From an optimization exercise on the open Yosys and OpenROAD flow, aimed at small area, a short achievable clock period and few clock cycles; shortcuts taken in it are not production practice. Function was checked by simulation only, so behaviour that the tests miss may differ from the original. No activity file was given, so power comes from the tool's default toggle rates.

<file path="design/flow/run.sh">
#!/bin/bash
# synth_recipe.tcl (not shown) runs the flow's synth.tcl, then flattens the netlist and writes it again
# the make line also repeats each setting of config.mk as NAME=value (left out here)
make -C /OpenROAD-flow-scripts/flow DESIGN_CONFIG=/design/flow/config.mk WORK_HOME=/design/flow/orfs CLKGATE_MAP_FILE= SYNTH_SCRIPT=/design/flow/synth_recipe.tcl finish
</file>
<file path="design/flow/config.mk">
export PLATFORM = sky130hd
export DESIGN_NAME = Core
export DESIGN_NICKNAME = Core
export VERILOG_FILES = /design/flow/design.v
export SDC_FILE = /design/flow/constraint.sdc
export NUM_CORES = 8
export LEC_CHECK = 0
export CAP_MARGIN = 20
export CORE_MARGIN = 2
export CORE_UTILIZATION = 40
export SLEW_MARGIN = 20
</file>
<file path="design/flow/design.v">
`timescale 1ns / 1ps
module ALU(
    input [31:0]        alu_in1,
    input [31:0]        alu_in2,
    input [4:0]         funct_select,
    output reg [31:0]   alu_out,
    output              c_out,Z
    );
reg cin;     
wire[31:0] adder_src1,adder_src2,adder_out;
wire cout;
always @(*) begin
    if (funct_select[4]) begin  
        cin = 1;  
    end
    else begin
        cin = 0;
    end
end   
assign adder_src2 = alu_in2 ^ {32{cin}};     
SQRT_CSLA_ZFC adder (
                    .A(alu_in1),
                    .B(adder_src2),
                    .cin(cin),
                    .Y(adder_out),    
                    .cout(c_out),
                    .Z(Z)
                    ); 
always @(*) begin
    case (funct_select[3:0])
        4'b0000 : alu_out = adder_out;  
        4'b0001 : alu_out = alu_in1 ^ alu_in2;  
        4'b0010 : alu_out = alu_in1 | alu_in2;  
        4'b0011 : alu_out = alu_in1 & alu_in2;  
        4'b0100 : alu_out = (alu_in1 < alu_in2) ? 32'd1 : 32'd0;  
        4'b0101 : alu_out = ($signed(alu_in1) < $signed(alu_in2)) ? 32'd1 : 32'd0;  
        default : alu_out = 32'd0;
    endcase 
    end    
endmodule
`timescale 1ns / 1ps
module CU(
    input clk,
    input rst,
    input [31:0] jalr_target,
    input [31:0] instruction,
    input [31:0] pc_IF_ID,
    input branch_taken,
    input jal_out_reg,
    input jalr_out_reg,
    input [31:0] immediate_in_IF_ID,
    input load_use_hazard_out,
    output [31:0] next_pc,
    output [4:0] funct_select,
    output [4:0] rs1,
    output [4:0] rs2,
    output [4:0] rd,
    output [31:0] immediate_out,
    output MA_select,
    output MB_select,
    output MD_select,
    output MF_select,
    output read_mem,
    output write_mem,
    output load_enable,
    output PC_MUX,
    output branch_out,
    output jal_out,
    output jalr_out,
    output [4:0] branch_select,
    output branch_instr
    );
ID ID_inst(
    .instruction(instruction),
    .funct_select(funct_select),
    .rs1(rs1),
    .rs2(rs2),
    .rd(rd),
    .immediate_out(immediate_out),
    .MA_select(MA_select),
    .MB_select(MB_select),
    .MD_select(MD_select),
    .MF_select(MF_select),
    .read_mem(read_mem),
    .write_mem(write_mem),
    .load_enable(load_enable),
    .PC_MUX(PC_MUX),
    .branch_select(branch_select),
    .branch_instr(branch_instr)
    );
PC PC_inst(
    .clk(clk),
    .rst(rst),
    .instruction(instruction),
    .jalr_target(jalr_target),
    .pc_IF_ID(pc_IF_ID),
    .immediate_in_IF_ID(immediate_in_IF_ID),
    .branch_taken(branch_taken),
    .jal_out_reg(jal_out_reg),
    .jalr_out_reg(jalr_out_reg),
    .load_use_hazard_out(load_use_hazard_out),
    .next_pc(next_pc),
    .branch_out(branch_out),
    .jal_out(jal_out),
    .jalr_out(jalr_out)
    );
endmodule
`timescale 1ns / 1ps
module Core(
    input clk,
    input rst,
    input  [31:0] instruction,
    input  [31:0] read_data,
    output [31:0] next_pc,
    output [31:0] write_data,
    output [31:0] address_data,
    output write_mem_data,
    output read_mem_data
  );
  wire [31:0] next_pc_CU;
  reg [31:0]  pc_IF_ID;
  reg [4:0] funct_select_IF_ID;
  reg [4:0] rs1_IF_ID;
  reg [4:0] rs2_IF_ID;
  reg [4:0] rd_IF_ID;
  reg [31:0] immediate_out_IF_ID;
  reg MA_select_IF_ID;
  reg MB_select_IF_ID;
  reg MD_select_IF_ID;
  reg MF_select_IF_ID;
  reg read_mem_IF_ID;
  reg write_mem_IF_ID;
  reg load_enable_IF_ID;
  reg PC_MUX_IF_ID;
  reg jal_out_IF_ID;
  reg jalr_out_IF_ID;
  wire [4:0] funct_select;
  wire [4:0] rs1;
  wire [4:0] rs2;
  wire [4:0] rd;
  wire [31:0] immediate_out;
  wire MA_select;
  wire MB_select;
  wire MD_select;
  wire MF_select;
  wire read_mem;
  wire write_mem;
  wire load_enable;
  wire PC_MUX;
  wire branch_out;
  wire jal_out;
  wire jalr_out;
  reg branch_true;
  wire [4:0] branch_select;
  wire branch_instr;
  reg [4:0] branch_select_IF_ID;
  reg branch_instr_IF_ID;
  reg [31:0]  pc_ID_EX;
  reg [4:0] funct_select_ID_EX;
  reg [4:0] rd_ID_EX;
  reg [4:0] rs1_ID_EX;
  reg [4:0] rs2_ID_EX;
  reg [31:0] immediate_out_ID_EX;
  reg MA_select_ID_EX;
  reg MB_select_ID_EX;
  reg MD_select_ID_EX;
  reg MF_select_ID_EX;
  reg read_mem_ID_EX;
  reg write_mem_ID_EX;
  reg load_enable_ID_EX;
  reg PC_MUX_ID_EX;
  reg jalr_out_ID_EX;
  reg [31:0] A_data_out_ID_EX;
  reg [31:0] B_data_out_ID_EX;
  wire [31:0] A_data_out;
  wire [31:0] B_data_out;
  reg [31:0] branch_dataA;
  reg [31:0] branch_dataB;
  wire [31:0] Mux_ForwardB_0_out;
  wire [31:0] Mux_ForwardB_1_out;
  wire [31:0] Mux_ForwardA_0_out;
  wire [31:0] Mux_ForwardA_1_out;
  wire [31:0] Bus_A;
  wire [31:0] fu_out;
  wire [31:0] ex_result;
  wire[31:0] Bus_B;
  reg [4:0] rd_EX_MEM ;
  reg read_mem_EX_MEM;
  reg write_mem_EX_MEM ;
  reg load_enable_EX_MEM;
  reg [31:0] B_data_out_EX_MEM;
  reg [31:0] fu_out_EX_MEM;
  reg MD_select_EX_MEM;
  wire Z;
  wire c_out;
  reg [31:0] read_data_MEM_WB;
  wire [31:0] data_MEM_WB;
  reg [4:0] rd_MEM_WB;
  reg load_enable_MEM_WB;
  reg MD_select_MEM_WB ;
  reg [31:0] fu_out_MEM_WB;
  wire load_use_hazard_raw;
  wire load_use_hazard_out;
  Hazard_detect_unit hazard_detect_inst(
    .rd_ID_EX(rd_ID_EX),
    .rs1_IF_ID(rs1_IF_ID),
    .rs2_IF_ID(rs2_IF_ID),
    .read_mem_ID_EX(read_mem_ID_EX),
    .rd_EX_MEM(rd_EX_MEM),
    .read_mem_EX_MEM(read_mem_EX_MEM),
    .branch_instr_IF_ID(branch_instr_IF_ID),
    .load_use_hazard_out(load_use_hazard_raw)
  );
  assign load_use_hazard_out = load_use_hazard_raw & ~jalr_out_ID_EX;
  wire [1:0] ForwardA;
  wire [1:0] ForwardB;
  Forward_unit Forward_unit_inst(
        .load_enable_EX_MEM(load_enable_EX_MEM),
        .rd_EX_MEM(rd_EX_MEM),
        .rs1_ID_EX(rs1_ID_EX),
        .rs2_ID_EX(rs2_ID_EX),
        .load_enable_MEM_WB(load_enable_MEM_WB),
        .rd_MEM_WB(rd_MEM_WB),
        .ForwardA(ForwardA),
        .ForwardB(ForwardB)
    );
  wire branch_taken;
  wire flush_IF_ID;
  assign branch_taken = branch_true & branch_instr_IF_ID & ~load_use_hazard_out;
  CU CU_inst(
       .clk(clk),
       .rst(rst),
       .jalr_target(fu_out),
       .instruction(instruction),
       .pc_IF_ID(pc_IF_ID),
       .branch_taken(branch_taken),
       .jal_out_reg(jal_out_IF_ID),
       .jalr_out_reg(jalr_out_ID_EX),
       .immediate_in_IF_ID(immediate_out_IF_ID),
       .load_use_hazard_out(load_use_hazard_out),
       .next_pc(next_pc_CU),
       .funct_select(funct_select),
       .rs1(rs1),
       .rs2(rs2),
       .rd(rd),
       .immediate_out(immediate_out),
       .MA_select(MA_select),
       .MB_select(MB_select),
       .MD_select(MD_select),
       .MF_select(MF_select),
       .read_mem(read_mem),
       .write_mem(write_mem),
       .load_enable(load_enable),
       .PC_MUX(PC_MUX),
       .branch_out(branch_out),
       .jal_out(jal_out),
       .jalr_out(jalr_out),
       .branch_select(branch_select),
       .branch_instr(branch_instr)
      );
    assign next_pc = (load_use_hazard_out) ? next_pc_CU - 4 : next_pc_CU;
    assign flush_IF_ID = jalr_out_ID_EX | (jal_out_IF_ID & ~load_use_hazard_out) | branch_taken;
  always @(posedge clk) begin
    if(~rst) begin
      branch_instr_IF_ID <= 0;
      branch_select_IF_ID <= 0;
      pc_IF_ID <= 0;
      funct_select_IF_ID <= 0;
      rs1_IF_ID <= 0;
      rs2_IF_ID <= 0;
      rd_IF_ID <= 0;
      immediate_out_IF_ID <= 0;
      MA_select_IF_ID <= 0;
      MB_select_IF_ID <= 0;
      MD_select_IF_ID <= 0;
      MF_select_IF_ID <= 0;
      read_mem_IF_ID <= 0;
      write_mem_IF_ID <= 0;
      load_enable_IF_ID <= 0;
      PC_MUX_IF_ID <= 0;
      jal_out_IF_ID <= 0;
      jalr_out_IF_ID <= 0;
    end
    else if (flush_IF_ID) begin
      branch_instr_IF_ID <= 0;
      branch_select_IF_ID <= 0;
      pc_IF_ID <= 0;
      funct_select_IF_ID <= 0;
      rs1_IF_ID <= 0;
      rs2_IF_ID <= 0;
      rd_IF_ID <= 0;
      immediate_out_IF_ID <= 0;
      MA_select_IF_ID <= 0;
      MB_select_IF_ID <= 0;
      MD_select_IF_ID <= 0;
      MF_select_IF_ID <= 0;
      read_mem_IF_ID <= 0;
      write_mem_IF_ID <= 0;
      load_enable_IF_ID <= 0;
      PC_MUX_IF_ID <= 0;
      jal_out_IF_ID <= 0;
      jalr_out_IF_ID <= 0;
    end
    else begin
      branch_instr_IF_ID <= branch_instr;
      branch_select_IF_ID <= branch_select;
      pc_IF_ID <= next_pc;
      funct_select_IF_ID <= funct_select;
      rs1_IF_ID <= rs1;
      rs2_IF_ID <= rs2;
      rd_IF_ID <= rd;
      immediate_out_IF_ID <= immediate_out;
      MA_select_IF_ID <= MA_select;
      MB_select_IF_ID <= MB_select;
      MD_select_IF_ID <= MD_select;
      MF_select_IF_ID <= MF_select;
      read_mem_IF_ID <= read_mem;
      write_mem_IF_ID <= write_mem;
      load_enable_IF_ID <= load_enable;
      PC_MUX_IF_ID <= PC_MUX;
      jal_out_IF_ID <= jal_out;
      jalr_out_IF_ID <= jalr_out;
    end
  end
  RegisterFile RegisterFile_inst(
                 .clk(clk),
                 .load_enable(load_enable_MEM_WB),
                 .rst(rst),
                 .D_addr(rd_MEM_WB),  
                 .A_select(rs1_IF_ID),
                 .B_select(rs2_IF_ID),
                 .D_data(data_MEM_WB),   
                 .A_data(A_data_out),
                 .B_data(B_data_out)
               );
     always @* begin
    case(branch_select_IF_ID)
    5'b00110 : branch_true = (branch_dataA == branch_dataB) ? 1'd1 : 1'd0;  
    5'b00111 : branch_true = (branch_dataA == branch_dataB) ? 1'd0 : 1'd1;  
    5'b00101 : branch_true = ($signed(branch_dataA) < $signed(branch_dataB)) ? 1'd1 : 1'd0;  
    5'b01001 : branch_true = ($signed(branch_dataA) >= $signed(branch_dataB)) ? 1'd1 : 1'd0;  
    5'b00100 : branch_true = (branch_dataA < branch_dataB) ? 1'd1 : 1'd0;  
    5'b01000 : branch_true = (branch_dataA >= branch_dataB) ? 1'd1 : 1'd0;  
    default  : branch_true = 1'd0;
    endcase
  end
  always @* begin
        branch_dataA = A_data_out;
        branch_dataB = B_data_out;
        if(load_enable_MEM_WB && rd_MEM_WB && branch_instr_IF_ID) begin
          if((rd_MEM_WB == rs1_IF_ID)) begin
              branch_dataA = data_MEM_WB;  
          end
          if((rd_MEM_WB == rs2_IF_ID)) begin
             branch_dataB = data_MEM_WB;
          end
        end
        if(load_enable_EX_MEM && rd_EX_MEM && branch_instr_IF_ID) begin
          if(rd_EX_MEM == rs1_IF_ID) begin
            branch_dataA = fu_out_EX_MEM; 
          end
          if(rd_EX_MEM == rs2_IF_ID) begin
            branch_dataB = fu_out_EX_MEM;
          end
        end
        if(load_enable_ID_EX && rd_ID_EX && branch_instr_IF_ID) begin
            if(rd_ID_EX == rs1_IF_ID) begin
                branch_dataA = ex_result;  
            end
            if(rd_ID_EX == rs2_IF_ID) begin
                branch_dataB = ex_result;  
            end
        end
    end
  always @(posedge clk) begin
    if(~rst) begin
      rs1_ID_EX           <= 0;
      rs2_ID_EX           <= 0;
      pc_ID_EX            <= 0;
      funct_select_ID_EX  <= 0;
      rd_ID_EX            <= 0;
      immediate_out_ID_EX <= 0;
      MA_select_ID_EX     <= 0;
      MB_select_ID_EX     <= 0;
      MD_select_ID_EX     <= 0;
      MF_select_ID_EX     <= 0;
      read_mem_ID_EX      <= 0;
      write_mem_ID_EX     <= 0;
      load_enable_ID_EX   <= 0;
      PC_MUX_ID_EX        <= 0;
      jalr_out_ID_EX      <= 0;
      A_data_out_ID_EX    <= 0;
      B_data_out_ID_EX    <= 0;
    end
    else if (load_use_hazard_out | jalr_out_ID_EX) begin
      rs1_ID_EX           <= 0;
      rs2_ID_EX           <= 0;
      pc_ID_EX            <= 0;
      funct_select_ID_EX  <= 0;
      rd_ID_EX            <= 0;
      immediate_out_ID_EX <= 0;
      MA_select_ID_EX     <= 0;
      MB_select_ID_EX     <= 0;
      MD_select_ID_EX     <= 0;
      MF_select_ID_EX     <= 0;
      read_mem_ID_EX      <= 0;
      write_mem_ID_EX     <= 0;
      load_enable_ID_EX   <= 0;
      PC_MUX_ID_EX        <= 0;
      jalr_out_ID_EX      <= 0;
      A_data_out_ID_EX    <= 0;
      B_data_out_ID_EX    <= 0;
    end
    else begin
      rs1_ID_EX           <= rs1_IF_ID;
      rs2_ID_EX           <= rs2_IF_ID;
      pc_ID_EX            <= pc_IF_ID;
      funct_select_ID_EX  <= funct_select_IF_ID;
      rd_ID_EX            <= rd_IF_ID;
      immediate_out_ID_EX <= immediate_out_IF_ID;
      MA_select_ID_EX     <= MA_select_IF_ID;
      MB_select_ID_EX     <= MB_select_IF_ID;
      MD_select_ID_EX     <= MD_select_IF_ID;
      MF_select_ID_EX     <= MF_select_IF_ID;
      read_mem_ID_EX      <= read_mem_IF_ID;
      write_mem_ID_EX     <= write_mem_IF_ID;
      load_enable_ID_EX   <= load_enable_IF_ID;
      PC_MUX_ID_EX        <= PC_MUX_IF_ID;
      jalr_out_ID_EX      <= jalr_out_IF_ID;
      A_data_out_ID_EX    <= A_data_out;
      B_data_out_ID_EX    <= B_data_out;
    end
  end
  FU FU_inst(
       .fu_in1(Bus_A),
       .fu_in2(Bus_B),
       .funct_select(funct_select_ID_EX),
       .unit_sel(MF_select_ID_EX),
       .fu_out(fu_out),
       .c_out(c_out),
       .Z(Z)
     );
  MUX2to1 MUX_A(.data_in1(Mux_ForwardA_1_out),.data_in2(pc_ID_EX),.select(MA_select_ID_EX),.data_out(Bus_A));  
  MUX2to1 MUX_B(.data_in1(Mux_ForwardB_1_out),.data_in2(immediate_out_ID_EX),.select(MB_select_ID_EX),.data_out(Bus_B));  
  MUX2to1 MUX_ForwardB_0(.data_in1(B_data_out_ID_EX),.data_in2(fu_out_EX_MEM),.select(ForwardB[0]),.data_out(Mux_ForwardB_0_out));  
  MUX2to1 MUX_ForwardB_1(.data_in1(Mux_ForwardB_0_out),.data_in2(data_MEM_WB),.select(ForwardB[1]),.data_out(Mux_ForwardB_1_out));  
  MUX2to1 MUX_ForwardA_0(.data_in1(A_data_out_ID_EX),.data_in2(fu_out_EX_MEM),.select(ForwardA[0]),.data_out(Mux_ForwardA_0_out));
  MUX2to1 MUX_ForwardA_1(.data_in1(Mux_ForwardA_0_out),.data_in2(data_MEM_WB),.select(ForwardA[1]),.data_out(Mux_ForwardA_1_out));
  MUX2to1 MUX_PC(.data_in1(fu_out),.data_in2(pc_ID_EX + 32'd4),.select(PC_MUX_ID_EX),.data_out(ex_result));
  always @(posedge clk) begin
    if(~rst) begin
      rd_EX_MEM             <=0;
      write_mem_EX_MEM      <=0;
      load_enable_EX_MEM    <=0;
      B_data_out_EX_MEM     <=0;
      fu_out_EX_MEM         <=0;
      MD_select_EX_MEM      <=0;
      read_mem_EX_MEM       <=0;
    end
  else begin
    rd_EX_MEM             <= rd_ID_EX           ;
    write_mem_EX_MEM      <= write_mem_ID_EX    ;
    load_enable_EX_MEM    <= load_enable_ID_EX  ;
    B_data_out_EX_MEM     <= Mux_ForwardB_1_out ;
    fu_out_EX_MEM         <= ex_result          ;
    MD_select_EX_MEM      <= MD_select_ID_EX    ;
    read_mem_EX_MEM       <= read_mem_ID_EX     ;
  end
end
assign write_data = B_data_out_EX_MEM;
assign address_data = fu_out_EX_MEM;
assign write_mem_data = write_mem_EX_MEM;
assign read_mem_data = read_mem_EX_MEM;
always @(posedge clk) begin
  if(~rst) begin
    rd_MEM_WB           <= 0;
    load_enable_MEM_WB  <= 0;
    MD_select_MEM_WB    <= 0;
    fu_out_MEM_WB       <= 0;
    read_data_MEM_WB    <= 0;
  end
  else begin
    rd_MEM_WB           <= rd_EX_MEM         ;
    load_enable_MEM_WB  <= load_enable_EX_MEM;
    MD_select_MEM_WB    <= MD_select_EX_MEM  ;
    fu_out_MEM_WB       <= fu_out_EX_MEM     ;
    read_data_MEM_WB    <= read_data        ;
  end
end
MUX2to1 MUX_D(.data_in1(fu_out_MEM_WB),.data_in2(read_data_MEM_WB),.select(MD_select_MEM_WB),.data_out(data_MEM_WB));
endmodule
`timescale 1ns / 1ps
module DECODER5to32(
    input [4:0] D_addr,
    input load_enable,
    output reg [31:0] load_enable_decoder_output
    );
    always @(*) 
    begin
        if(load_enable == 0) begin
            load_enable_decoder_output = 0;
        end
        else begin
            case(D_addr)
            5'd0:
              load_enable_decoder_output = 32'h1;
            5'd1:
              load_enable_decoder_output = 32'h2;
            5'd2:
              load_enable_decoder_output = 32'h4;
            5'd3:
              load_enable_decoder_output = 32'h8;
            5'd4:
              load_enable_decoder_output = 32'h10;
            5'd5:
              load_enable_decoder_output = 32'h20;
            5'd6:
              load_enable_decoder_output = 32'h40;
            5'd7:
              load_enable_decoder_output = 32'h80;
            5'd8:
              load_enable_decoder_output = 32'h100;
            5'd9:
              load_enable_decoder_output = 32'h200;
            5'd10:
              load_enable_decoder_output = 32'h400;
            5'd11:
              load_enable_decoder_output = 32'h800;
            5'd12:
              load_enable_decoder_output = 32'h1000;
            5'd13:
              load_enable_decoder_output = 32'h2000;
            5'd14:
              load_enable_decoder_output = 32'h4000;
            5'd15:
              load_enable_decoder_output = 32'h8000;
            5'd16:
              load_enable_decoder_output = 32'h10000;
            5'd17:
              load_enable_decoder_output = 32'h20000;
            5'd18:
              load_enable_decoder_output = 32'h40000;
            5'd19:
              load_enable_decoder_output = 32'h80000;
            5'd20:
              load_enable_decoder_output = 32'h100000;
            5'd21:
              load_enable_decoder_output = 32'h200000;
            5'd22:
              load_enable_decoder_output = 32'h400000;
            5'd23:
              load_enable_decoder_output = 32'h800000;
            5'd24:
              load_enable_decoder_output = 32'h1000000;
            5'd25:
              load_enable_decoder_output = 32'h2000000;
            5'd26:
              load_enable_decoder_output = 32'h4000000;
            5'd27:
              load_enable_decoder_output = 32'h8000000;
            5'd28:
              load_enable_decoder_output = 32'h10000000;
            5'd29:
              load_enable_decoder_output = 32'h20000000;
            5'd30:
              load_enable_decoder_output = 32'h40000000;
            5'd31:
              load_enable_decoder_output = 32'h80000000;
            endcase
        end
    end
endmodule
`timescale 1ns / 1ps
module FA(
    input x,y,ci,
    output cout, sum
    );
    (* dont_touch="true" *)
    wire c1,s1,c2;
    HA half_adder_1 (x,y,c1,s1);
    HA half_adder_2 (ci,s1,c2,sum);
    assign cout = c1 | c2;
endmodule
`timescale 1ns / 1ps
module FU(
    input   [31:0]  fu_in1,
    input   [31:0]  fu_in2,
    input   [4:0]   funct_select,
    input           unit_sel,
    output  [31:0]  fu_out,
    output          c_out,Z    
    );
wire[4:0] shamt; 
wire[31:0] alu_out, shift_out;
wire[1:0] shift_sel;
wire c;
assign shamt = fu_in2[4:0];
assign c_out = c;
assign shift_sel = funct_select[1:0];
ALU alu (fu_in1,fu_in2,funct_select,alu_out,c,Z);
shifter shifter (fu_in1,shamt,shift_out,shift_sel);
assign fu_out = (~unit_sel) ? alu_out : shift_out; 
endmodule
`timescale 1ns / 1ps
module Forward_unit(
        input load_enable_EX_MEM,
        input [4:0] rd_EX_MEM,
        input [4:0] rs1_ID_EX,
        input [4:0] rs2_ID_EX,
        input load_enable_MEM_WB,
        input [4:0] rd_MEM_WB,
        output reg [1:0] ForwardA,
        output reg [1:0] ForwardB
    );
    always @* begin
        ForwardA = 2'b00;  
        ForwardB = 2'b00;
        if(load_enable_MEM_WB && rd_MEM_WB) begin
            if(rd_MEM_WB == rs1_ID_EX) begin
                ForwardA = 2'b10;  
            end
            if(rd_MEM_WB == rs2_ID_EX) begin
                ForwardB = 2'b10;
            end
        end
        if(load_enable_EX_MEM && rd_EX_MEM) begin  
            if(rd_EX_MEM == rs1_ID_EX) begin
                ForwardA = 2'b01;  
            end
            if(rd_EX_MEM == rs2_ID_EX) begin
                ForwardB = 2'b01;
            end
        end
    end
endmodule
`timescale 1ns / 1ps
module HA(
    input x,y,
    output cout,sum
    );
    assign cout = x & y;
    assign sum = x ^ y;
endmodule
`timescale 1ns / 1ps
module Hazard_detect_unit(
    input [4:0] rd_ID_EX,
    input [4:0] rs1_IF_ID,
    input [4:0] rs2_IF_ID,
    input read_mem_ID_EX,
    input [4:0] rd_EX_MEM,
    input read_mem_EX_MEM,
    input branch_instr_IF_ID,
    output reg load_use_hazard_out
    );
    always @* begin
        load_use_hazard_out = 1'b0;
        if(read_mem_ID_EX && (rd_ID_EX != 5'd0)) begin
            if((rd_ID_EX == rs1_IF_ID) | (rd_ID_EX == rs2_IF_ID)) begin
                load_use_hazard_out = 1'b1;
            end
        end
        if(branch_instr_IF_ID && read_mem_EX_MEM && (rd_EX_MEM != 5'd0)) begin
            if((rd_EX_MEM == rs1_IF_ID) | (rd_EX_MEM == rs2_IF_ID)) begin
                load_use_hazard_out = 1'b1;
            end
        end
    end
endmodule
`timescale 1ns / 1ps
module ID(
    input [31:0] instruction,
    output reg [4:0] funct_select,
    output reg [4:0] rs1,
    output reg [4:0] rs2,
    output reg [4:0] rd,
    output reg [31:0] immediate_out,
    output reg MA_select,
    output reg MB_select,
    output reg MD_select,
    output reg MF_select,
    output reg read_mem,
    output reg write_mem,
    output reg load_enable,
    output reg PC_MUX,
    output reg [4:0] branch_select,
    output reg branch_instr
    );
    always @* begin  
        branch_instr = 0;
        branch_select = 5'b00000;
        PC_MUX = 0;
        rs1 = 0;
        rs2 = 0;
        rd = 0;
        read_mem = 0;
        write_mem = 0;
        MA_select = 0;
        MB_select = 0;
        funct_select = 5'b00000;
        MF_select = 0;
        MD_select = 0;
        load_enable = 0;
        case(instruction[6:2])  
        5'b00000: begin  
            rs1 = instruction[19:15];
            rd = instruction[11:7];
            read_mem = 1;
            MB_select = 1;
            funct_select = 5'b00000;
            MD_select = 1;
            load_enable = 1;
        end
        5'b01000: begin  
            rs2 = instruction[24:20];
            rs1 = instruction[19:15];
            write_mem = 1;
            MB_select = 1;
            funct_select = 5'b00000;
        end
        5'b11000: begin  
            branch_instr = 1;
            rs2 = instruction[24:20];
            rs1 = instruction[19:15];
            case (instruction[14:12])
            3'b000: branch_select = 5'b00110;  
            3'b001: branch_select = 5'b00111;  
            3'b100: branch_select = 5'b00101;  
            3'b101: branch_select = 5'b01001;  
            3'b110: branch_select = 5'b00100;  
            3'b111: branch_select = 5'b01000;  
            default: branch_select = 5'b00000;
            endcase
        end
        5'b00100: begin  
            rs1 = instruction[19:15];
            rd = instruction[11:7];
            MB_select = 1;
            load_enable = 1;
            case (instruction[14:12])
            3'b000: begin  
                  funct_select = 5'b00000;
                  MF_select = 0;
            end
            3'b001: begin  
                funct_select = 5'b00001;
                MF_select = 1;
            end
            3'b010: begin  
                funct_select = 5'b00101 ;
                MF_select = 0;
            end
            3'b011: begin  
                funct_select = 5'b00100 ;
                MF_select = 0;
            end
            3'b100: begin  
               funct_select =  5'b00001;
               MF_select = 0;
            end
            3'b101: begin  
                if (instruction[30]) begin
                    funct_select =  5'b00010;
                    MF_select = 1;
                end
                else begin
                    funct_select =  5'b00000;
                    MF_select = 1;
                end
            end
            3'b110: begin  
                funct_select =  5'b00010;
                MF_select = 0;
            end
            default: begin  
                funct_select =  5'b00011;
                MF_select = 0;
            end
            endcase
        end
        5'b01100: begin  
            rs2 = instruction[24:20];
            rs1 = instruction[19:15];
            rd = instruction[11:7];
            load_enable = 1;
            case (instruction[14:12])
            3'b000: begin  
                if (instruction[30]) begin
                    funct_select =  5'b10000;
                end
                else begin
                    funct_select = 5'b00000;
                end
                MF_select = 0;
            end
            3'b001: begin  
                funct_select = 5'b00001;
                MF_select = 1;
            end
            3'b010: begin  
                funct_select = 5'b00101 ;
                MF_select = 0;
            end
            3'b011: begin  
                funct_select = 5'b00100 ;
                MF_select = 0;
            end
            3'b100: begin  
                funct_select =  5'b00001;
                MF_select = 0;
             end
            3'b101: begin  
                if (instruction[30]) begin
                     funct_select =  5'b00010;
                     MF_select = 1;
                end
                else begin
                     funct_select =  5'b00000;
                     MF_select = 1;
                end
            end
            3'b110: begin  
                funct_select =  5'b00010;
                MF_select = 0;
            end
            default: begin  
                funct_select =  5'b00011;
                MF_select = 0;
             end
            endcase
        end
        5'b01101: begin  
            rs1 = 0;
            MB_select = 1;
            funct_select = 5'b00000;
            load_enable = 1;
            rd = instruction[11:7];
        end
        5'b00101: begin  
            MA_select = 1;
            MB_select = 1;
            funct_select = 5'b00000;
            load_enable = 1;
            rd = instruction[11:7];
        end
        5'b11011: begin  
            PC_MUX = 1;
            load_enable = 1;
            rd = instruction[11:7];
        end
        5'b11001: begin  
            rs1 = instruction[19:15];
            MB_select = 1;
            funct_select = 5'b00000;
            load_enable = 1;
            PC_MUX = 1;
            rd = instruction[11:7];
        end
        default: ;  
        endcase
    end
    always @* begin  
	case(instruction[6:2])
		5'b01101,5'b00101 : immediate_out = { instruction[31:12], 12'b0 };  
		5'b11011 : immediate_out = { {12{ instruction[31] }}, instruction[19:12], instruction[20], instruction[30:21], 1'b0 }; 
		5'b11001,5'b00000,5'b00100 : immediate_out = { {21{ instruction[31] }}, instruction[30:20] }; 
		5'b11000 : immediate_out = { {20{ instruction[31] }}, instruction[7], instruction[30:25], instruction[11:8], 1'b0 }; 
		5'b01000 : immediate_out = { {21{ instruction[31] }}, instruction[30:25], instruction[11:7] }; 
		default  : immediate_out = 32'b0;
	endcase
    end
endmodule
`timescale 1ns / 1ps
module MUX2to1(
    input [31:0] data_in1,
    input [31:0] data_in2,
    input select,
    output reg [31:0] data_out
  );
  always @(*) begin
    if(~select) begin
        data_out = data_in1;
    end
    else begin
        data_out = data_in2;
    end
end
endmodule
`timescale 1ns / 1ps
module MUX5to32#(parameter data_width = 32, parameter depth = 32)(  
    input [depth*data_width-1:0] mux_input,
    input [$clog2(depth)-1:0] select,
    output reg [data_width-1:0] mux_out
  );
  wire [data_width -1:0] mux_in_wire [depth-1:0];  
  genvar i;
  generate  
    for (i = 0; i<depth; i = i +1) begin
      assign mux_in_wire[i] = mux_input[(i*data_width + data_width-1):(i*data_width)];
    end
  endgenerate
  always @(*) begin
    case(select)
      5'd0:
        mux_out = mux_in_wire[0];
      5'd1:
        mux_out = mux_in_wire[1];
      5'd2:
        mux_out = mux_in_wire[2];
      5'd3:
        mux_out = mux_in_wire[3];
      5'd4:
        mux_out = mux_in_wire[4];
      5'd5:
        mux_out = mux_in_wire[5];
      5'd6:
        mux_out = mux_in_wire[6];
      5'd7:
        mux_out = mux_in_wire[7];
      5'd8:
        mux_out = mux_in_wire[8];
      5'd9:
        mux_out = mux_in_wire[9];
      5'd10:
        mux_out = mux_in_wire[10];
      5'd11:
        mux_out = mux_in_wire[11];
      5'd12:
        mux_out = mux_in_wire[12];
      5'd13:
        mux_out = mux_in_wire[13];
      5'd14:
        mux_out = mux_in_wire[14];
      5'd15:
        mux_out = mux_in_wire[15];
      5'd16:
        mux_out = mux_in_wire[16];
      5'd17:
        mux_out = mux_in_wire[17];
      5'd18:
        mux_out = mux_in_wire[18];
      5'd19:
        mux_out = mux_in_wire[19];
      5'd20:
        mux_out = mux_in_wire[20];
      5'd21:
        mux_out = mux_in_wire[21];
      5'd22:
        mux_out = mux_in_wire[22];
      5'd23:
        mux_out = mux_in_wire[23];
      5'd24:
        mux_out = mux_in_wire[24];
      5'd25:
        mux_out = mux_in_wire[25];
      5'd26:
        mux_out = mux_in_wire[26];
      5'd27:
        mux_out = mux_in_wire[27];
      5'd28:
        mux_out = mux_in_wire[28];
      5'd29:
        mux_out = mux_in_wire[29];
      5'd30:
        mux_out = mux_in_wire[30];
      5'd31:
        mux_out = mux_in_wire[31];
    endcase
  end
endmodule
`timescale 1ns / 1ps
module PC(
    input  clk,
    input  rst,
    input  [31:0] instruction,
    input  [31:0] jalr_target,
    input  [31:0] pc_IF_ID,
    input  [31:0] immediate_in_IF_ID,
    input branch_taken,
    input jal_out_reg,
    input jalr_out_reg,
    input load_use_hazard_out,
    output reg [31:0] next_pc,
    output reg branch_out,
    output reg jal_out,
    output reg jalr_out
    );
    always @(posedge clk) begin
        if (rst == 0) begin
            next_pc <= 0;
        end
        else if (jalr_out_reg) begin  
            next_pc <= {jalr_target[31:1], 1'b0};
        end
        else if(load_use_hazard_out) begin
            next_pc <= next_pc;
        end
        else if (jal_out_reg | branch_taken) begin  
            next_pc <= pc_IF_ID + immediate_in_IF_ID;
        end
        else begin
            next_pc <= next_pc + 4;
        end
    end
    always @* begin
        branch_out = 0;
        jal_out = 0;
        jalr_out = 0;
        case (instruction[6:2])
        5'b11000: begin  
            branch_out = 1;
        end
        5'b11011: begin   
            jal_out = 1;
        end
        5'b11001: begin 
            jalr_out = 1;
        end
        default: ;
        endcase
    end
endmodule
`timescale 1ns / 1ps
module RCA #(parameter SIZE = 4)(
    input [SIZE-1:0] x,y,
    input ci,
    output cout,
    output [SIZE-1:0] sum
);
(* dont_touch="true" *)  wire [SIZE:0] carries;
assign carries[0] = ci;
assign cout = carries[SIZE];
genvar c;
generate 
    for( c=0; c<SIZE; c=c+1)
        begin: loop
          FA full_adder(x[c],y[c],carries[c],carries[c+1],sum[c]);
        end 
endgenerate
endmodule
`timescale 1ns / 1ps
module RCA_nocin #(parameter SIZE = 4)(
    input [SIZE-1:0] x,y,
    output cout,
    output [SIZE-1:0] sum
);
(* dont_touch="true" *)  wire [SIZE-1:0] carries;
assign cout = carries[SIZE-1];
HA half_adder(x[0],y[0],carries[0],sum[0]);
genvar c;
generate 
    for( c=1; c<SIZE; c=c+1)
        begin: loop
          FA full_adder(x[c],y[c],carries[c-1],carries[c],sum[c]);
        end 
endgenerate
endmodule
`timescale 1ns / 1ps
module REG_32bit(  
    input clk,
    input rst,
    input load_enable,
    input [31:0] data_in,
    output [31:0] data_out
  );
  genvar i;
  generate
    for (i= 0;i<32; i = i+1) begin
      REG_bit REG_bit_inst(.clk(clk),.rst(rst),.load_enable(load_enable),.d(data_in[i]),.q(data_out[i]));
    end
  endgenerate
endmodule
`timescale 1ns / 1ps
module REG_bit(  
    input clk,
    input rst,
    input load_enable,
    input d,
    output reg q
  );
  always @(posedge clk) begin
    if(rst == 0) begin
      q <= 0;
    end
    else if (load_enable) begin
      q <= d;
    end
  end
 endmodule
`timescale 1ns / 1ps
module RegisterFile#(
    parameter data_width = 32,
    parameter depth = 32
  )
  (
    input clk,
    input load_enable,
    input rst,  
    input [$clog2(depth)-1:0]	D_addr,
    input [$clog2(depth)-1:0]	A_select,
    input [$clog2(depth)-1:0]	B_select,
    input [data_width-1:0] D_data,
    output [data_width-1:0] A_data,
    output [data_width-1:0] B_data
  );
  wire [data_width*depth-1:0] data_out;
  wire [depth-1:0] load_enable_decoder_output;
  genvar i;
  generate  
    for (i= 0;i<depth; i = i+1) begin
      REG_32bit REG_32bit_inst(.clk(clk),.rst(rst),.load_enable(load_enable_decoder_output[i]),.data_in(D_data),.data_out(data_out[data_width-1+data_width*i:data_width*i]));
    end
  endgenerate
  DECODER5to32 decoder5to32_inst(.D_addr(D_addr),.load_enable(load_enable),.load_enable_decoder_output(load_enable_decoder_output));
  wire [data_width-1:0] A_mux_out;
  wire [data_width-1:0] B_mux_out;
  MUX5to32 muxA_inst(.mux_input(data_out),.select(A_select),.mux_out(A_mux_out));
  MUX5to32 muxB_inst(.mux_input(data_out),.select(B_select),.mux_out(B_mux_out));
  assign A_data = (A_select == 0) ? {data_width{1'b0}} : (load_enable && (D_addr == A_select)) ? D_data : A_mux_out;
  assign B_data = (B_select == 0) ? {data_width{1'b0}} : (load_enable && (D_addr == B_select)) ? D_data : B_mux_out;
endmodule
`timescale 1ns / 1ps
module SQRT_CSLA_ZFC(
    input [31:0] A,B,
    input cin,
    output [31:0] Y,
    output cout, Z
    );
wire [31:0] temp;
wire [6:0] carries;
wire [5:0] csel;
RCA #(2) rca1 (A[1:0],B[1:0],cin,carries[0],Y[1:0]);
RCA_nocin #(2) rca2(A[3:2],B[3:2],carries[1],temp[3:2]);
ZFC #(2) zfc1 (temp[3:2],carries[0],carries[1],Y[3:2],csel[0]);
RCA_nocin #(3) rca3 (A[6:4],B[6:4],carries[2],temp[6:4]);
ZFC #(3) zfc2 (temp[6:4],csel[0],carries[2],Y[6:4],csel[1]);
RCA_nocin #(4) rca4 (A[10:7],B[10:7],carries[3],temp[10:7]);
ZFC #(4) zfc3 (temp[10:7],csel[1],carries[3],Y[10:7],csel[2]);
RCA_nocin #(6) rca5 (A[16:11],B[16:11],carries[4],temp[16:11]);
ZFC #(6) zfc4 (temp[16:11],csel[2],carries[4],Y[16:11],csel[3]);
RCA_nocin #(7) rca6 (A[23:17],B[23:17],carries[5],temp[23:17]);
ZFC #(7) zfc5 (temp[23:17],csel[3],carries[5],Y[23:17],csel[4]);
RCA_nocin #(8) rca7 (A[31:24],B[31:24],carries[6],temp[31:24]);
ZFC #(8) zfc6 (temp[31:24],csel[4],carries[6],Y[31:24],csel[5]);
assign cout = csel[5];
assign Z = (Y == 0)? 1 : 0;   
endmodule
`timescale 1ns / 1ps
module ZFC #(parameter SIZE = 4)(
    input [SIZE-1:0] Z,
    input cin,
    input rca_cin,
    output [SIZE-1:0] B,
    output csel
    );
    wire [SIZE-1:0] conn;
    wire [SIZE-1:0] wireB;
assign conn[0] = Z[0]&cin;
assign wireB[0] = Z[0]^cin;
genvar i;
    generate 
    for (i = 0; i <SIZE-1; i=i+1)
        begin: loop
            assign conn[i+1] = conn[i] & Z[i+1];
        end 
    endgenerate
genvar k;
    generate 
    for (k = 0; k <SIZE-1; k=k+1)
        begin: loop2
    assign wireB[k+1] = conn[k] ^ Z[k+1];
    end 
    endgenerate 
 assign B = wireB;
 assign csel =  conn[SIZE-1] ^ rca_cin;  
endmodule
`timescale 1ns / 1ps
module barrel_arith_shift(
       input [31:0] A,
        input [4:0] shamt,
        output reg [31:0] out 
    );
wire msb;
assign msb = A[31];
    always @(*)
        begin
            case(shamt)
                5'd0 : out = {A[31:0]};
                5'd1 : out = {{1{msb}}, A[31:1]}; 
                5'd2 : out = {{2{msb}}, A[31:2]}; 
                5'd3 : out = {{3{msb}}, A[31:3]}; 
                5'd4 : out = {{4{msb}}, A[31:4]}; 
                5'd5 : out = {{5{msb}}, A[31:5]}; 
                5'd6 : out = {{6{msb}}, A[31:6]}; 
                5'd7 : out = {{7{msb}}, A[31:7]}; 
                5'd8 : out = {{8{msb}}, A[31:8]}; 
                5'd9 : out = {{9{msb}}, A[31:9]}; 
                5'd10 : out = {{10{msb}}, A[31:10]}; 
                5'd11 : out = {{11{msb}}, A[31:11]}; 
                5'd12 : out = {{12{msb}}, A[31:12]}; 
                5'd13 : out = {{13{msb}}, A[31:13]}; 
                5'd14 : out = {{14{msb}}, A[31:14]}; 
                5'd15 : out = {{15{msb}}, A[31:15]}; 
                5'd16 : out = {{16{msb}}, A[31:16]}; 
                5'd17 : out = {{17{msb}}, A[31:17]}; 
                5'd18 : out = {{18{msb}}, A[31:18]}; 
                5'd19 : out = {{19{msb}}, A[31:19]}; 
                5'd20 : out = {{20{msb}}, A[31:20]};
                5'd21 : out = {{21{msb}}, A[31:21]};
                5'd22 : out = {{22{msb}}, A[31:22]}; 
                5'd23 : out = {{23{msb}}, A[31:23]};
                5'd24 : out = {{24{msb}}, A[31:24]};
                5'd25 : out = {{25{msb}}, A[31:25]};
                5'd26 : out = {{26{msb}}, A[31:26]};
                5'd27 : out = {{27{msb}}, A[31:27]};
                5'd28 : out = {{28{msb}}, A[31:28]};
                5'd29 : out = {{29{msb}}, A[31:29]}; 
                5'd30 : out = {{30{msb}}, A[31:30]};
                5'd31 : out = {{31{msb}}, A[31]};
    endcase 
    end
endmodule
`timescale 1ns / 1ps
module barrel_shifter_left(
        input [31:0] A,
        input [4:0] shamt,
        output reg [31:0] out 
    );
    always @(*)
        begin
            case(shamt)
                5'd0 : out = {A[31:0]};
                5'd1 : out = {A[30:0], 1'd0};   
                5'd2 : out = {A[29:0], 2'd0};   
                5'd3 : out = {A[28:0], 3'd0};   
                5'd4 : out = {A[27:0], 4'd0};   
                5'd5 : out = {A[26:0], 5'd0};   
                5'd6 : out = {A[25:0], 6'd0};   
                5'd7 : out = {A[24:0], 7'd0};   
                5'd8 : out = {A[23:0], 8'd0};   
                5'd9 : out = {A[22:0], 9'd0};   
                5'd10 : out = {A[21:0], 10'd0}; 
                5'd11 : out = {A[20:0], 11'd0}; 
                5'd12 : out = {A[19:0], 12'd0}; 
                5'd13 : out = {A[18:0], 13'd0}; 
                5'd14 : out = {A[17:0], 14'd0}; 
                5'd15 : out = {A[16:0], 15'd0};
                5'd16 : out = {A[15:0], 16'd0};
                5'd17 : out = {A[14:0], 17'd0};
                5'd18 : out = {A[13:0], 18'd0}; 
                5'd19 : out = {A[12:0], 19'd0};
                5'd20 : out = {A[11:0], 20'd0};
                5'd21 : out = {A[10:0], 21'd0};
                5'd22 : out = {A[9:0], 22'd0};
                5'd23 : out = {A[8:0], 23'd0};
                5'd24 : out = {A[7:0], 24'd0};
                5'd25 : out = {A[6:0], 25'd0}; 
                5'd26 : out = {A[5:0], 26'd0};
                5'd27 : out = {A[4:0], 27'd0};
                5'd28 : out = {A[3:0], 28'd0};
                5'd29 : out = {A[2:0], 29'd0};
                5'd30 : out = {A[1:0], 30'd0};
                5'd31 : out = {A[0], 31'd0};       
    endcase 
    end
endmodule
module barrel_shifter_right(
        input [31:0] A,
        input [4:0] shamt,
        output reg [31:0] out 
    );
    always @(*)
        begin
            case(shamt)
                5'd0 : out = {A[31:0]};
                5'd1 : out = {1'd0, A[31:1]}; 
                5'd2 : out = {2'd0, A[31:2]};
                5'd3 : out = {3'd0, A[31:3]};
                5'd4 : out = {4'd0, A[31:4]};
                5'd5 : out = {5'd0, A[31:5]}; 
                5'd6 : out = {6'd0, A[31:6]};
                5'd7 : out = {7'd0, A[31:7]};
                5'd8 : out = {8'd0, A[31:8]};
                5'd9 : out = {9'd0, A[31:9]};
                5'd10 : out = {10'd0, A[31:10]};
                5'd11 : out = {11'd0, A[31:11]};
                5'd12 : out = {12'd0, A[31:12]}; 
                5'd13 : out = {13'd0, A[31:13]};
                5'd14 : out = {14'd0, A[31:14]};
                5'd15 : out = {15'd0, A[31:15]};
                5'd16 : out = {16'd0, A[31:16]};
                5'd17 : out = {17'd0, A[31:17]};
                5'd18 : out = {18'd0, A[31:18]}; 
                5'd19 : out = {19'd0, A[31:19]};
                5'd20 : out = {20'd0, A[31:20]};
                5'd21 : out = {21'd0, A[31:21]};
                5'd22 : out = {22'd0, A[31:22]};
                5'd23 : out = {23'd0, A[31:23]};
                5'd24 : out = {24'd0, A[31:24]};
                5'd25 : out = {25'd0, A[31:25]};
                5'd26 : out = {26'd0, A[31:26]}; 
                5'd27 : out = {27'd0, A[31:27]};
                5'd28 : out = {28'd0, A[31:28]};
                5'd29 : out = {29'd0, A[31:29]};
                5'd30 : out = {30'd0, A[31:30]};
                5'd31 : out = {31'd0, A[31]};
    endcase 
    end
endmodule
`timescale 1ns / 1ps
module shifter(
        input [31:0]        A,
        input [4:0]         shamt,
        output reg [31:0]   out, 
        input [1:0]         shift_sel
    );
 wire [31:0] out_shifter1,out_shifter2,out_shifter3;   
 barrel_shifter_right shifter1 (A,shamt,out_shifter1);
 barrel_shifter_left shifter2 (A,shamt,out_shifter2);
 barrel_arith_shift shifter3 (A,shamt,out_shifter3);
 always  @(*) begin
    case(shift_sel)
        2'b00 : out = out_shifter1;
        2'b01 : out = out_shifter2;
        2'b10 : out = out_shifter3;
        default : out = 32'd0;
 endcase
 end
endmodule
</file>
<file path="design/flow/constraint.sdc">
create_clock -name core_clock -period 13.5 [get_ports {clk}]
set_input_delay 2.7000 -clock core_clock [delete_from_list [all_inputs] [get_ports {clk}]]
set_output_delay 2.7000 -clock core_clock [all_outputs]
set_load 0.01 [all_outputs]
</file>
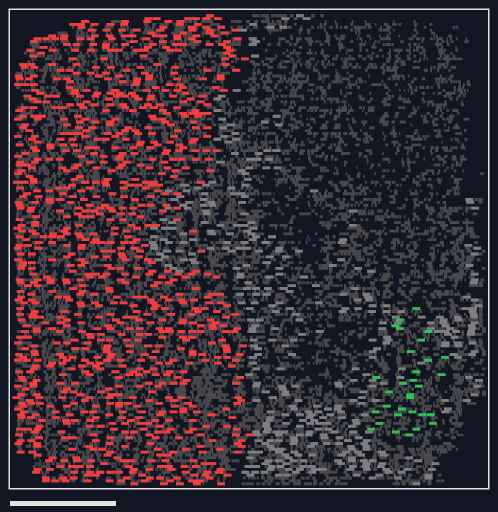
by_instance.png
Scale bar: 100 µm.
colour	scope	sequential cells
red	RegisterFile_inst	992
green	CU_inst	31

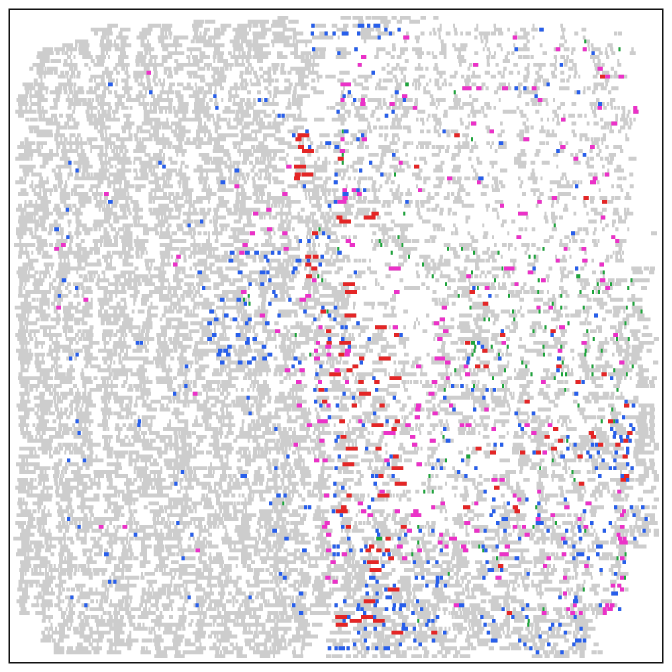
logic_types.png
colour	family	cells
green	inverters	147
red	multiplexers	121
blue	AND and OR gates	510
magenta	AND-OR and OR-AND gates	257
fraction of area in multi-input gates: 52.0%
fin cells: 12600
most common cell after layout, fill and taps aside: dfxtp_1

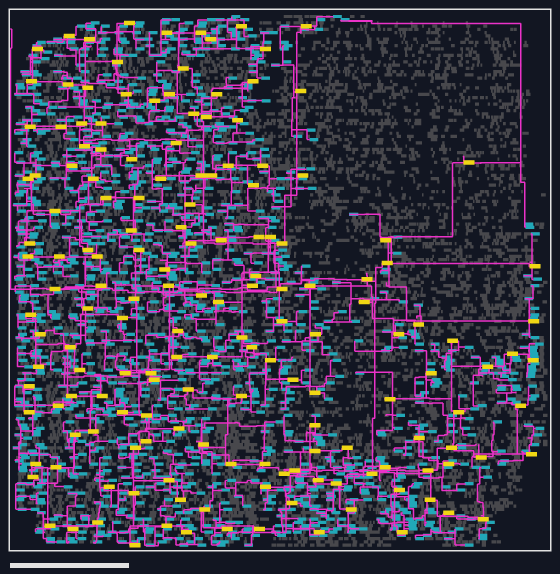
clk_routes.png
Scale bar: 100 µm.
[cyan] flip-flops | count: 1450
[magenta] clock wires | length: 20.6 mm
[yellow] clock drivers | count: 165
flops lie	widely spread

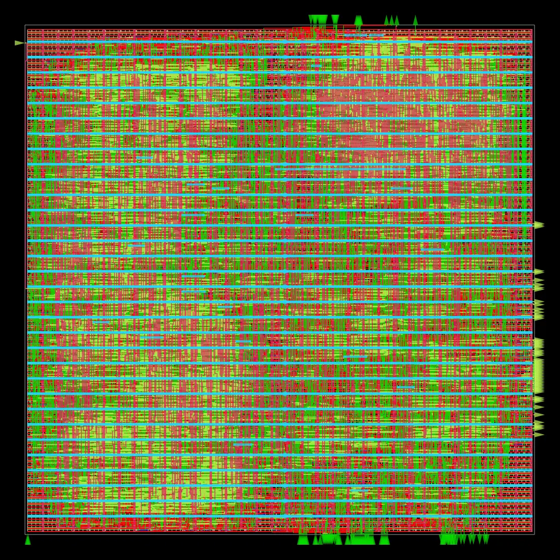
layout.png
Die ar.: 0.205 mm²
cell area after layout: 0.0926 mm²
Top Ports: 164

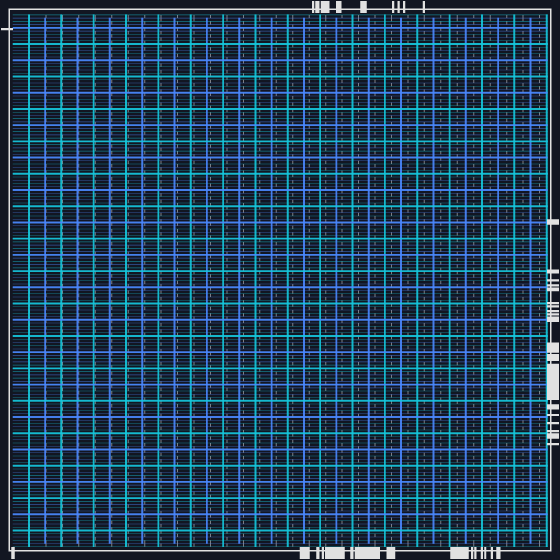
power_grid.png
Pins as bars on the die edge. Tap cells in grey.
colour	net
blue	VDD
cyan	VSS
signal pins	164
met5 straps	32
tap cells	2656
met4 straps	33
rows	164
Die H: 453 µm
worst vdd ir: 126 µV

==> flow_metrics.py <==
metrics = {
    "placement": {
        "dp.cells": 12200,
        "dp_slack_ns": -0.348,
        "io_buffer_count": 161,
    },
    "setup_path": {
        "r2r-end": "CU_inst.PC_inst.next_pc[21]",
        "critical_path_class": "register to register",
        "endpoint_kind": "register",
        "crit_path_max_incr_delay_ns": 0.56,
        "cp_data_arrival_time_ns": 13.86,
        "crit_slowest_cell": "or4_4",
        "crit_required_ns": 14.26,
        "worstRegToRegCells": 64,
    },
    "power": {
        "p_per_area_mw_per_mm2": 112,
        "p_leak_nw": 32.0,
        "comb_power_share_pct": 11.8,
        "clockPowerShare_pct": 46.0,
        "p_int_w": 0.00737,
        "swShare_pct": 28.9,
    },
    "synthesis": {
        "syn_inst": 9954,
        "ys.flop_type": "dfxtp_1",
        "syn_area_per_cell_um2": 8.10,
        "yosys_warnings": 14,
        "synth_seq_area_share_pct": 36.0,
        "synth_nets": 10200,
    },
    "routing": {
        "route.detailed.drc": 0,
        "drtIter0Drc": 17900,
        "wl_per_cell_um": 41.9,
    },
    "cts": {
        "root_buffer": "clkbuf_16",
        "cts_tree": "built",
        "clock_latency_ns": 0.85,
        "cts_hold_buf": 0,
    },
    "floorplan": {
        "rows": 164,
        "core_mm2": 0.200,
        "initial_core_util_pct": 40.3,
    },
    "sta": {
        "finalHoldViolCount": 0,
        "drv_slew": 0,
        "period_minus_slack_ns": 13.10,
    },
    "worst_hold_path": {
        "hold_start": "write_mem_ID_EX",
    },
    "layout": {
        "fin_nets": 10000,
        "final_cell_mix": "1443 x dfxtp_1, 1332 x nor2_1, 1025 x a211oi_1",
        "area_delta_synth_final_pct": 14.9,
    },
    "grt": {
        "grt.overflow.total": 0,
    },
    "run": {
        "cap_violations": 0,
    },
    "outcome": {
        "run_status": "no timing/DRC/antenna violations",
    },
}
Testbench counts, summed over its fixed seeds: cycles 96,797.
[worst max-delay path, delay by kind of cell (launching register included)]
kind / cells / cell delay, ns
buf+inv: 4 / 0.41
simple gates: 4 / 1.14
mux: 2 / 0.54
compound gates: 14 / 2.80
xor+xnor: 9 / 1.39
fa+ha+maj: 31 / 6.36
flops: 1 / 0.36
[synth_stat cells, drive strengths merged, types with 29 or more instances]
cell type	n	area, µm²
mux2i	95	951
a22oi	863	6480
a221oi	103	915
clkbuf	812	3050
ha	197	2460
nand2b	29	181
and3	172	1080
buf	277	1380
nor2	1420	5360
a211oi	1029	7730
nor3	216	1080
nand4	161	1010
inv	145	547
o211ai	89	688
o221ai	32	287
o21ai	445	2250
o32ai	35	314
xor2	46	403
a31oi	42	263
dfxtp	1450	29000
nor4	33	206
or2	32	203
a221o	43	430
nand2	528	2010
a22o	30	263
nand3	174	871
a222oi	87	871
a21o	39	293
a21oi	296	1510
o32a	36	385
xnor2	126	1100
o22ai	161	1050
and2	241	1510
o2111ai	53	494
[routing by layer]
metal	up-vias	track usage [%]	share of wire, %
li1	37100	-	-
met1	44200	59.0	36
met2	8614	68.6	40
met3	2733	20.5	15
met4	46	38.4	9.9
met5	-	0.513	0.083
[per-stage QoR]
step / util, % / instance area [µm²] / total power [W]
final: 46.3 / 92600 / 0.0104
after global routing: 46.2 / 92500 / 0.0105
after CTS: 45.9 / 91900 / 0.0102
after detailed placement: 43.1 / 86300 / 0.00557
after global placement: 43.1 / 86300 / 0.00558
after floorplan: - / 80600 / 0.00498
[power by group through the flow]
stage	sequential (W)	combinational, W	clock (W)
2_1_floorplan	0.00443	0.000553	0
3_3_place_gp	0.00447	0.00111	0
3_5_place_dp	0.00447	0.00110	0
4_1_cts	0.00438	0.00111	0.00475
5_1_grt	0.00438	0.00121	0.00493
6_report	0.00438	0.00122	0.00476
[how the worst max path moves through the flow]
stage,startpoint,to,slack (ns),cells past startpoint
after global routing,rd_MEM_WB[3],CU_inst.PC_inst.next_pc[21],-0.09,64
after floorplan,MD_select_MEM_WB,CU_inst.PC_inst.next_pc[7],0.84,67
after global placement,rd_MEM_WB[1],CU_inst.PC_inst.next_pc[23],-0.39,63
final,rd_MEM_WB[3],CU_inst.PC_inst.next_pc[21],0.40,64
after CTS,rd_MEM_WB[1],CU_inst.PC_inst.next_pc[23],0.007,63
after detailed placement,rd_MEM_WB[3],CU_inst.PC_inst.next_pc[23],-0.35,64
[layout make-up]
| class | instances | area [µm²] | area share [%] |
|---|---|---|---|
| clock buffer | 243 | 4840 | 5.23 |
| inverter | 147 | 562 | 0.607 |
| multi-input combinational | 7269 | 48100 | 52.0 |
| sequential | 1450 | 29000 | 31.4 |
| antenna | 58 | 145 | 0.157 |
| clock inverter | 56 | 757 | 0.817 |
| timing repair buffer | 685 | 5810 | 6.27 |
| tap | 2656 | 3320 | 3.59 |
[cell families after synthesis]
group | after synthesis | share of synthesized area (%)
compound gates | 3632 | 32.9
simple gates | 3120 | 17.8
flops | 1450 | 36.0
buf+inv | 1236 | 6.18
fa+ha+maj | 222 | 3.68
xor+xnor | 173 | 1.90
mux | 121 | 1.54
[repair_timing]
action,4_1_cts,5_1_grt
gates cloned,0,1
setup buffers,1,2
setup endpoints to repair,111,129
gates resized for setup,7,72
pin swaps,0,24

==> what the ideal ports hide <==
Ports are ideal in the flow. The routed layout listed here was re-timed in OpenROAD. Step 1 sets driving cells, clkbuf_16 on the clock port and buf_2 on the other inputs (assumed; they add their load-dependent delay and slew). Step 2 adds t to the input delays and takes it off the output delays; t is the mean of the earliest and latest rising clock arrival at the registers after step 1. Input paths then give back, and output paths get back, about the clock's delay inside the block. a / b / c = no drivers / after step 1 / after step 2; a / b = the first two.
t (ns): 0.917
setup slack, ns: 0.400 / 0.400 / 0.400
worst setup path at the end: register to register
After both steps setup and hold are still met in this run. For this run, drivers alone change the setup slack by 0.000 ns; drivers and shift together by 0.000 ns.
